This is an optimization exercise on Yosys and OpenROAD, whose aim is small area and a short achievable clock period, not a production implementation. Only simulation tests tie the RTL to the original design; equivalence was not proved. Not every run is shown, and edits may drop behaviour that the tests do not exercise.

run_1/gate_families.png
(1.5 px per um)
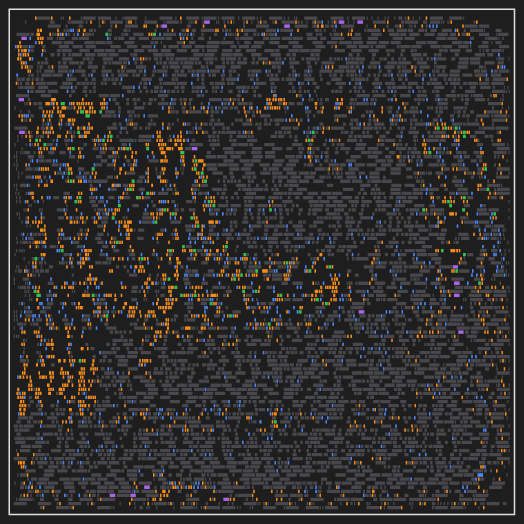
run_1/final_congestion.png
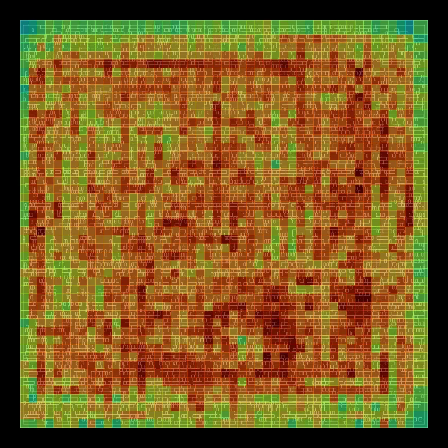
run_1/cell_classes.png
(1.5 px per um) Fill, decap, tap and diode cells in gray.
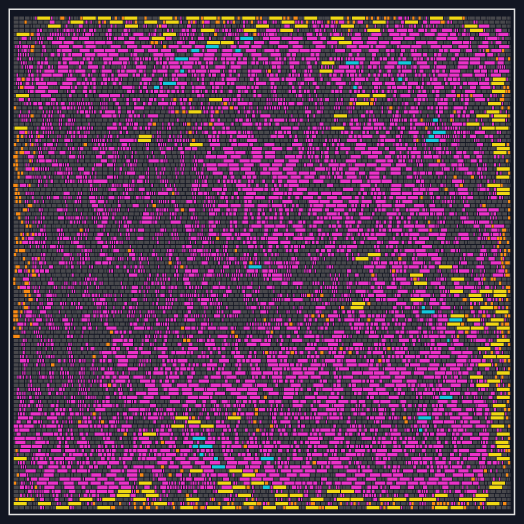
--- flow/design.v: outline only ---
// module maxtrix: 9361 lines
// module maxtrix_fa: 4 lines
// module maxtrix_ha: 4 lines
module maxtrix (
	input clk,
	input [4:0] e12_in,e13_in,e14_in,e21_in,e23_in,e24_in,e31_in,e32_in,e34_in,
	input set,
	input start,
	input rst_n,
	input [31:0] xp,xs,xl,xti,
	output logic [7:0] xn,
	output logic done,
	output logic [31:0] xpn,xsn,xln,xtin
);
  // ...
==> flow/flow/run.sh <==
#!/bin/bash
# Own layout flow: the standard layout (standard.sh, unchanged synthesis), with the port
# buffers that global placement inserts made from sky130_fd_sc_hd__buf_1 instead of the
# default delay-buffer cell. Every port still gets its own buffer.
set -euo pipefail
export BUFFER_PORTS_ARGS="-buffer_cell sky130_fd_sc_hd__buf_1"
bash standard.sh "BUFFER_PORTS_ARGS=$BUFFER_PORTS_ARGS" finish > standard_flow.log 2>&1
==> flow/standard.sh <==
#!/bin/bash
# synth_recipe.tcl (not shown) runs the flow's synth.tcl, then flattens the netlist and writes it again
# the make line also repeats each setting of config.mk as NAME=value (left out here)
make -C /OpenROAD-flow-scripts/flow DESIGN_CONFIG=/design/flow/config.mk WORK_HOME=/design/flow/orfs CLKGATE_MAP_FILE= SYNTH_SCRIPT=/design/flow/synth_recipe.tcl "${@:-finish}"
==> flow/config.mk <==
export PLATFORM = sky130hd
export DESIGN_NAME = maxtrix
export DESIGN_NICKNAME = maxtrix
export VERILOG_FILES = /design/flow/design.v
export SDC_FILE = /design/flow/constraint.sdc
export NUM_CORES = 4
export LEC_CHECK = 0
export ABC_AREA = 1
export CAP_MARGIN = 20
export CORE_MARGIN = 2
export CORE_UTILIZATION = 50
export SLEW_MARGIN = 20
export SYNTH_HIERARCHICAL = 1
export SYNTH_MINIMUM_KEEP_SIZE = 0
==> flow/constraint.sdc <==
create_clock -name core_clock -period 13.0 [get_ports {clk}]
set_input_delay 2.6000 -clock core_clock [delete_from_list [all_inputs] [get_ports {clk}]]
set_output_delay 2.6000 -clock core_clock [all_outputs]
set_load 0.01 [all_outputs]
==> flow_metrics.tcl, run 1 <==
set metrics [dict create \
    cp-start-kind "input pin" \
    wire_per_inst_um 28.4 \
    die_height_um 336 \
    yosysWarnings 7 \
    antenna_cells 7 \
    netlist_top_cells_area "fa_1 32%, xor2_1 11%, o22ai_1 10%" \
    critPathBufInv 8 \
    nFlopsAndLatches 182 \
    cp.arrival_ps 10040 \
    yosysSeqAreaShare_pct 8.27 \
    yosysTopAreaCell "fa_1" \
    largest_cell_class "multi-input combinational cells" \
    top_layer_used "met5" \
    hold_viol_final 0 \
    start_util_pct 50.5 \
    crit_top_cell "nand2_1" \
    synth_edf_count 0 \
    grt_pass1_wl_mm 340 \
    cts-buffers-inserted 17 \
    period_needed_ps 9620 \
    fin_ws_ps 3380 \
    syn-instance-count 6776 \
    end_kind "register" \
    first_pass_iters 8 \
    grt_max_degree 91 \
    stdcell_count 8227 \
    min_path_cells 2 \
    status "finished clean" \
    skew_ps 23.5 \
    ant_nets 0 \
    r2r_cells 26 \
    taps 1414 \
    gr-usage-met1_pct 55.9 \
    min_path_type "register to register" \
    synth_most_common_cell "nand2_1" \
]
About gate_families.png:
Key: multiplexers = purple [cells 18, where spread over the die]; AND and OR gates = green [cells 92]; inverters = blue [cells 812, where spread over the die]; NAND gates = orange [cells 1483, where spread over the die]

About final_congestion.png:
GRT busiest layer: met2
met3 GRT Util: 10.4%

About cell_classes.png:
Key: flip-flops = yellow [cells 182, share of their area 8.1%]; clock drivers and dummy loads = cyan [cells 32, share of their area 1.0%]; all other logic = magenta [cells 6168, share of their area 87%]; other buffers and delay cells = orange [cells 424, share of their area 3.6%]

run 1: logic make-up after synthesis:
| kind of cell | after synthesis | share of synthesized area [%] |
|---|---|---|
| muxes | 18 | 0.368 |
| buffers and inverters | 1263 | 8.79 |
| and+or+nand+nor | 1793 | 13.8 |
| adders and majority gates | 1197 | 39.1 |
| AOI/OAI and AO/OA | 1528 | 17.0 |
| other | 1 | 0.00681 |
| xor gates and xnor gates | 794 | 12.7 |
| DFF | 182 | 8.27 |
run 1: layout by cell type, fill, tap and decap left out, types with 169 or more instances in the layout:
cell and instances:
nor2_1 171, fa_1 872, buf_1 310, inv_1 740
xor2_1 716, o22ai_1 884, dfrtp_1 178, a21oi_1 178
nand3_1 169, ha_1 325, nand2_1 1234, o21ai_0 237
run_1/clock_map.png
(1.5 px per um)
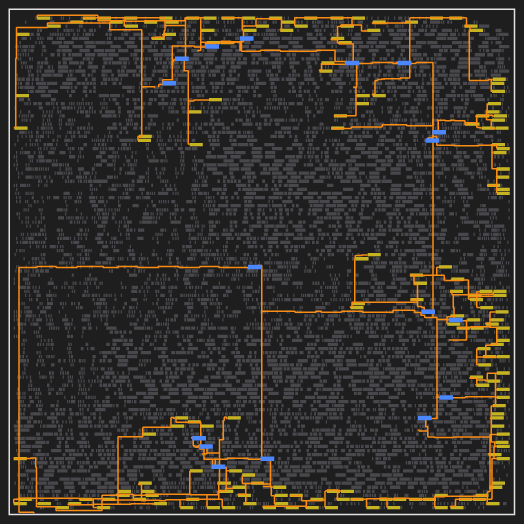

==> run 2: changes to the inputs <==
--- a/flow/config.mk
+++ b/flow/config.mk
@@ -8,7 +8,9 @@
 export ABC_AREA = 1
 export CAP_MARGIN = 20
 export CORE_MARGIN = 2
-export CORE_UTILIZATION = 50
+export CORE_UTILIZATION = 58
+export CTS_CLUSTER_SIZE = 30
+export SETUP_SLACK_MARGIN = 4.2
 export SLEW_MARGIN = 20
 export SYNTH_HIERARCHICAL = 1
 export SYNTH_MINIMUM_KEEP_SIZE = 0
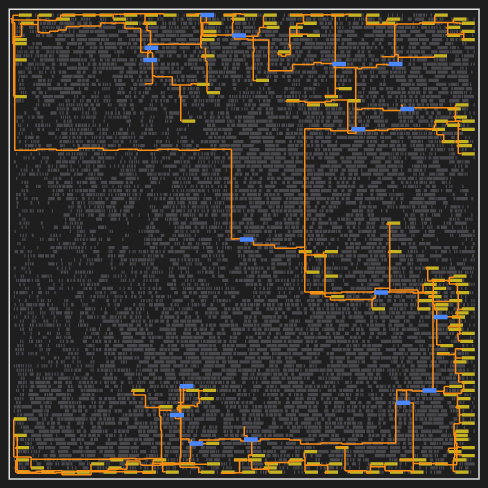
run_2/clock_map.png
(1.5 px per um)
Key: flip-flops = yellow [count 182]; clock wires = orange [length 4050 um]; cells driving clock nets = blue [count 17]
Position of the flops: spread over the die.
clock skew: 33.5 ps
Clk Latency, worst-skew pair: 560 ps

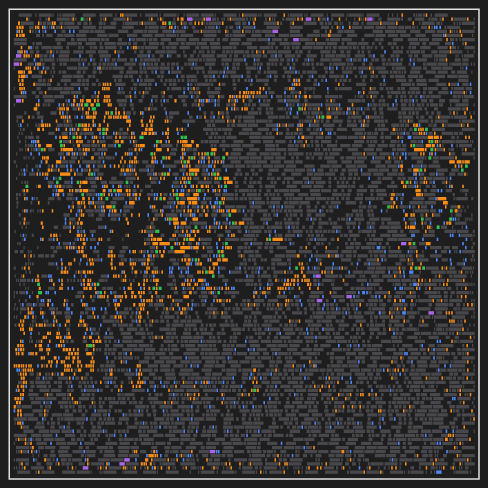
run_2/gate_families.png
(1.5 px per um)
Key: inverters = blue [cells 812, where spread over the die]; multiplexers = purple [cells 18, where spread over the die]; AND and OR gates = green [cells 92]; NAND gates = orange [cells 1486, where spread over the die]

==> flow_metrics.tcl, run 2 <==
set metrics [dict create \
    cts_sinks 182 \
    syn2layout_area_growth_pct 9.82 \
    synth.top_cell.area_share_pct 31.7 \
    nFillCells 8362 \
    final_common_cell "nand2_1" \
    end_kind "register" \
    tightest_slew_ps 1220 \
    yosysSeqAreaShare_pct 8.27 \
    netlist_top_cells_area "fa_1 32%, xor2_1 11%, o22ai_1 10%" \
    wire_per_inst_um 28.1 \
    drt_iter0_markers 7531 \
    min_path_type "register to register" \
    grt_max_degree 157 \
    synth_compound_area_share_pct 17.0 \
    start_util_pct 58.2 \
    routed_wl_mm 230 \
    synth_most_common_cell "nand2_1" \
    syn-instance-count 6776 \
    cts-buffers-inserted 17 \
    final_cell_mix "1141 x nand2_1, 876 x o22ai_1, 806 x fa_1, 725 x inv_1, 696 x xor2_1" \
    clk_pin_slew_ps 90 \
    gr-usage-all-layers_pct 46.2 \
    antenna_found_initial 16 \
    cp-start-kind "input pin" \
    yosys.area_share.simple_pct 13.8 \
    cts_resized 134 \
    synthMuxAreaShare_pct 0.368 \
    cp.arrival_ps 9120 \
    grt_overflow_total 0 \
    hold_viol_final 0 \
    ios 314 \
    yosysTopAreaCell "fa_1" \
    yosysWarnings 7 \
    crit_top_cell "fa_1" \
    die_height_um 312 \
    ant_nets 0 \
    grt_pass1_wl_mm 331 \
    synth_top_family_by_area "adder cells" \
    synth_edf_count 0 \
    status "finished clean" \
    r2r_cells 27 \
    first_pass_iters 9 \
    synthTopCellsByCount "1235 x nand2_1, 884 x o22ai_1, 872 x fa_1" \
    tns_ps 0 \
    min_path_cells 2 \
    synth_xor_xnor_area_share_pct 12.7 \
    synthAdderAreaFrac_pct 39.1 \
]
run 2: through the flow:
step	cell area, sq um	instances	setup slack, ps	hold slack (ps)
3_5_place_dp	57200	8041	3050	467
3_3_place_gp	57200	8041	3140	460
6_report	60500	8178	4270	485
4_1_cts	58500	8100	4170	488
5_1_grt	60400	8170	4020	506
2_1_floorplan	55200	6801	4320	485
run 2: routing by layer:
metal  track usage, %  up-vias  routed length (um)
li1                 -    22696                   -
met3             15.1      974               31500
met4             31.4       18               20600
met1             60.1    25460               84200
met5            0.870        -                 126
met2             65.2     4142               93100
run 2: area by class of cell:
class	instances	area (sq um)	share of cell area (%)
Timing Repair Buffer	521	2990	4.94
Inverter	812	3080	5.10
Clock buffer	17	425	0.704
Clock inverter	14	185	0.306
Tap cell	1265	1580	2.62
Antenna cell	8	20.0	0.0331
Sequential cell	182	4560	7.54
Multi-Input combinational cell	5359	47600	78.8
run 2: worst max-delay path, delay by kind of cell:
| kind | cells | cell delay [ps] |
|---|---|---|
| buffers and inverters | 5 | 570 |
| XOR/XNOR | 2 | 450 |
| AO/OA/AOI/OAI | 8 | 1440 |
| AND/OR/NAND/NOR | 6 | 410 |
| adder cells (fa/ha/maj) | 8 | 3620 |
run_2/final_congestion.png
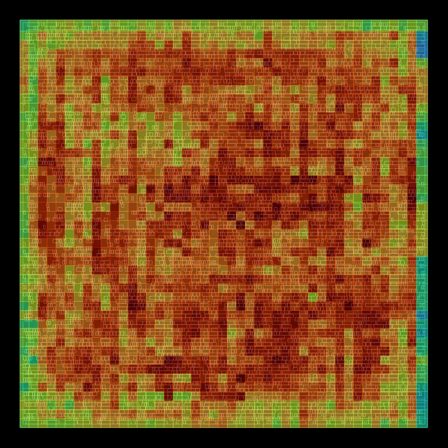

==> run 3: changes to the inputs <==
--- a/flow/config.mk
+++ b/flow/config.mk
@@ -9,8 +9,7 @@
 export CAP_MARGIN = 20
 export CORE_MARGIN = 2
 export CORE_UTILIZATION = 58
-export CTS_CLUSTER_SIZE = 30
-export SETUP_SLACK_MARGIN = 4.2
+export SETUP_SLACK_MARGIN = 4
 export SLEW_MARGIN = 20
 export SYNTH_HIERARCHICAL = 1
 export SYNTH_MINIMUM_KEEP_SIZE = 0
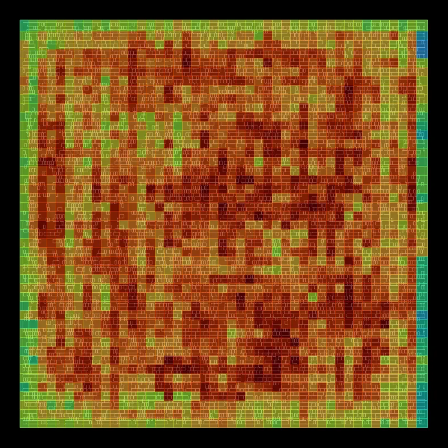
run_3/final_congestion.png
met3 GRT Util: 14.9%
GRT Total Usage: 46.0%

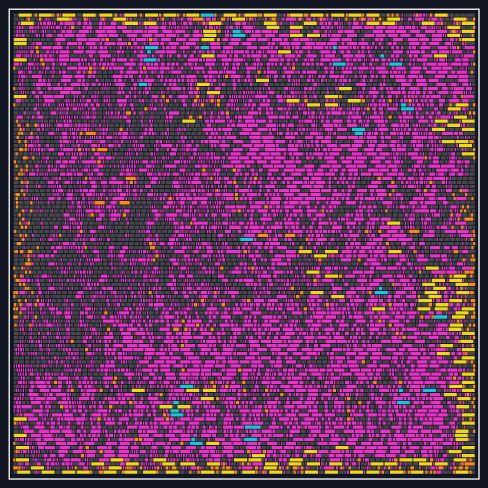
run_3/cell_classes.png
(1.5 px per um) Fill, decap, tap and diode cells in gray.
Key: all other logic = magenta [cells 6168, share of their area 87%]; other buffers and delay cells = orange [cells 474, share of their area 4.4%]; flip-flops = yellow [cells 182, share of their area 7.9%]; clock drivers and dummy loads = cyan [cells 31, share of their area 1.1%]

==> flow_metrics.tcl, run 3 <==
set metrics [dict create \
    status "finished clean" \
    tns_ps 0 \
    syn2layout_area_growth_pct 7.63 \
    syn-instance-count 6776 \
    skew_ps 33.4 \
    cp.arrival_ps 9270 \
    critPathBufInv 2 \
    top_layer_used "met5" \
    wl_met1_mm 84.2 \
    start_util_pct 58.2 \
    hold_viol_final 0 \
    drt_iter0_markers 7534 \
    antenna_found_initial 17 \
    synth.top_cell.area_share_pct 31.7 \
    met2_wirelength_mm 92.6 \
    final_cell_mix "1156 x nand2_1, 883 x o22ai_1, 832 x fa_1, 734 x inv_1, 704 x xor2_1" \
    ant_nets 0 \
    hold_ws_ps 485 \
    grt.busiest_layer "met2" \
    yosysTopAreaCell "fa_1" \
    dpl-instance-area_sq_um 57200 \
    netlist_top_cells_area "fa_1 32%, xor2_1 11%, o22ai_1 10%" \
    grt_overflow_total 0 \
    wl_met3_mm 30.8 \
    period_needed_ps 8870 \
    first_pass_iters 10 \
    crit_cells 27 \
    met2_usage_pct 64.7 \
    wire_per_inst_um 27.9 \
    gr-usage-met1_pct 60.1 \
    grt_max_degree 157 \
    cts_resized 59 \
    yosysWarnings 7 \
    ios 314 \
    routed_wl_mm 227 \
    end_kind "register" \
    min_path_type "register to register" \
    final_common_cell "nand2_1" \
    tightest_slew_ps 1230 \
    cts-buffers-inserted 17 \
    synthTopCellsByCount "1235 x nand2_1, 884 x o22ai_1, 872 x fa_1" \
    crit_top_cell "fa_1" \
    clk_pin_slew_ps 80 \
    synthMuxAreaShare_pct 0.368 \
]
==> run 3: cell count changes in the layout (fill, tap and decap cells not counted), moves of 11 or more <==
| cell | previous run | this run |
|---|---|---|
| a21oi_1 | 147 | 162 |
| buf_1 | 269 | 281 |
| buf_4 | 187 | 149 |
| fa_1 | 806 | 832 |
| fa_2 | 66 | 40 |
| ha_1 | 305 | 318 |
| nand2_1 | 1141 | 1156 |
| nand2_4 | 43 | 32 |
==> run 3: worst register-to-register path, delay by kind of cell, from the launching register on <==
kind	cells	cell delay, ps
buffers and inverters	5	2300
adders and majority gates	5	2360
AOI/OAI and AO/OA	8	1680
DFF	1	350
xor gates and xnor gates	1	410
and+or+nand+nor	7	640
==> run 3: final cells by class <==
cell class / count / area (sq um)
clock buffer: 17 / 425
tap: 1265 / 1580
sequential: 182 / 4560
inverter: 812 / 3080
timing repair buffer: 474 / 2550
clock inverter: 14 / 185
fill: 8516 / 35300
antenna: 10 / 25.0
multi-input combinational: 5356 / 46900
==> run 3: through the flow <==
stage | setup WS, ps | cells
floorplan | 4320 | 6801
global placement | 3140 | 8041
detailed placement | 3050 | 8041
CTS | 3950 | 8083
global route | 3840 | 8120
finish | 4130 | 8130
run_3/gate_families.png
(1.5 px per um)
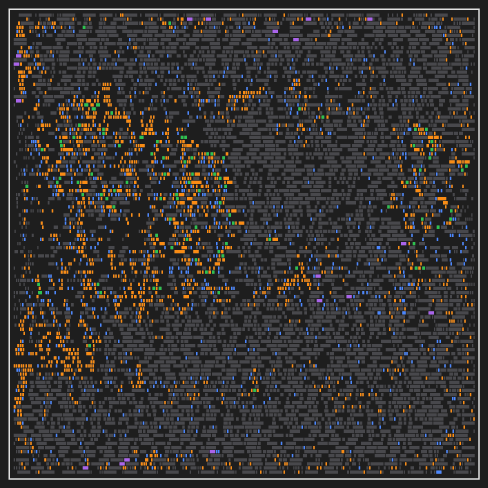

==> run 4: changes to the inputs <==
==> flow/flow/run.sh (replaced) <==
#!/bin/bash
# Own layout flow: the standard layout (standard.sh, unchanged synthesis), with the port
# buffers that global placement inserts made from sky130_fd_sc_hd__buf_2 instead of the
# default delay-buffer cell. Every port still gets its own buffer.
set -euo pipefail
export BUFFER_PORTS_ARGS="-buffer_cell sky130_fd_sc_hd__buf_2"
bash standard.sh "BUFFER_PORTS_ARGS=$BUFFER_PORTS_ARGS" finish > standard_flow.log 2>&1
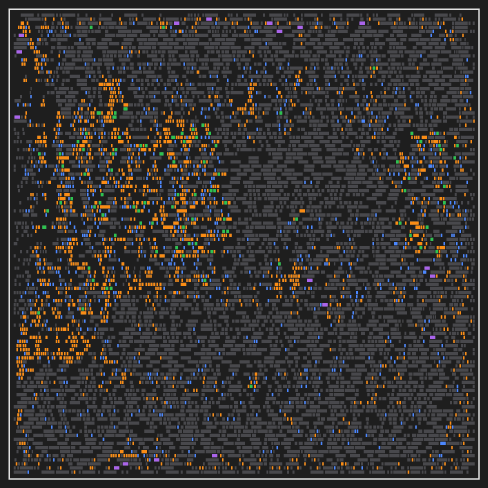
run_4/gate_families.png
(1.5 px per um)
Key: AND and OR gates = green [cells 92]; multiplexers = purple [cells 18, where spread over the die]; NAND gates = orange [cells 1484, where spread over the die]; inverters = blue [cells 812, where spread over the die]
leading cell type in the layout, fill and taps excluded: nand2_1
Cell Count, Final, Fillers Out: 8120
multi-input combinational area share: 78.8%

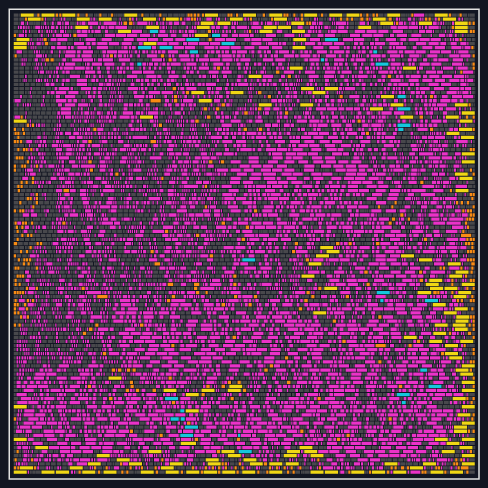
run_4/cell_classes.png
(1.5 px per um) Fill, decap, tap and diode cells in gray.
Key: flip-flops = yellow [cells 182, share of their area 7.9%]; all other logic = magenta [cells 6169, share of their area 86%]; clock drivers and dummy loads = cyan [cells 32, share of their area 1.0%]; other buffers and delay cells = orange [cells 466, share of their area 4.8%]
final instance area: 59500 sq um
Seq area share: 7.67%
core area: 94600 sq um
Post-Route Utilization: 62.9%

==> flow_metrics.tcl, run 4 <==
set metrics [dict create \
    yosys.area_share.simple_pct 13.8 \
    taps 1265 \
    multi_input_cells 5357 \
    yosysSeqAreaShare_pct 8.27 \
    nFlopsAndLatches 182 \
    r2r_cells 23 \
    grt_overflow_total 0 \
    cp-start-kind "input pin" \
    fin_ws_ps 4150 \
    die_height_um 312 \
    crit_top_cell "fa_1" \
    crit_cells 25 \
    min_path_type "register to register" \
    synth_edf_count 0 \
    critPathBufInv 3 \
    min_path_cells 2 \
    status "finished clean" \
    grt_max_degree 156 \
    synthAdderAreaFrac_pct 39.1 \
    syn-instance-count 6776 \
    cp.arrival_ps 9230 \
    regArea_sq_um 4560 \
    inv_count 812 \
    yosysWarnings 7 \
    cts-buffers-inserted 17 \
    placedCellCount 8039 \
    nonClockBufferCount 466 \
    skew_ps 22.7 \
    cts_sinks 182 \
    gr-usage-all-layers_pct 45.5 \
    syn2layout_area_growth_pct 8.05 \
]
-- run 4: cell types whose count changed in the layout (fill, tap and decap cells not counted), sizes merged --
cell / change
inv: +2
diode: -4
buf: +23
clkbuf: -30
nand2: +1
clkinv: -1
bufinv: -1
-- run 4: timing repair --
action                                  4_1_cts  5_1_grt
gates resized for setup                      35      207
pin swaps                                     0       44
cloned                                        0        2
buffers inserted                              2       39
endpoints found under the setup margin       34       66
-- run 4: layer usage --
layer | vias up | track usage, % | share of wire [%]
li1 | 22563 | - | -
met1 | 25452 | 60.2 | 37
met2 | 4037 | 64.7 | 41
met4 | 12 | 29.5 | 7.8
met3 | 709 | 14.0 | 14
met5 | - | 0 | 0.034

==> port drivers added, routing unchanged <==
Ports are ideal in the flow. The routed layouts listed here were re-timed in OpenROAD.
Step 1: set_driving_cell puts a clkbuf_16 on clk and a buf_2 on each other input, an assumption about the parent block.
Step 2 adds t to the input delays and takes it off the output delays; t is the mean of the earliest and latest rising clock arrival at the registers after step 1. Input paths then give back, and output paths get back, about the clock's delay inside the block.
a / b / c = ideal ports / drivers / drivers and shift; a / b = the first two.
run	t (ns)	setup slack, ns	hold WS [ns]	slew at the worst register clock pin (ns)	pins driven straight from the clock port
run 1	0.615	3.384 / 3.372 / 2.757	0.480 / 0.480 / 0.480	0.10 / 0.10	1
run 2	0.625	4.273 / 4.199 / 3.573	0.485 / 0.485 / 0.485	0.10 / 0.10	1
run 3	0.621	4.126 / 4.113 / 3.492	0.485 / 0.485 / 0.485	0.11 / 0.11	1
run 4	0.621	4.154 / 3.990 / 3.369	0.473 / 0.473 / 0.473	0.11 / 0.11	1
After both steps setup and hold are still met in every run listed. For run 4, which loses most, drivers alone change the setup slack by -0.164 ns; drivers and shift together by -0.785 ns.
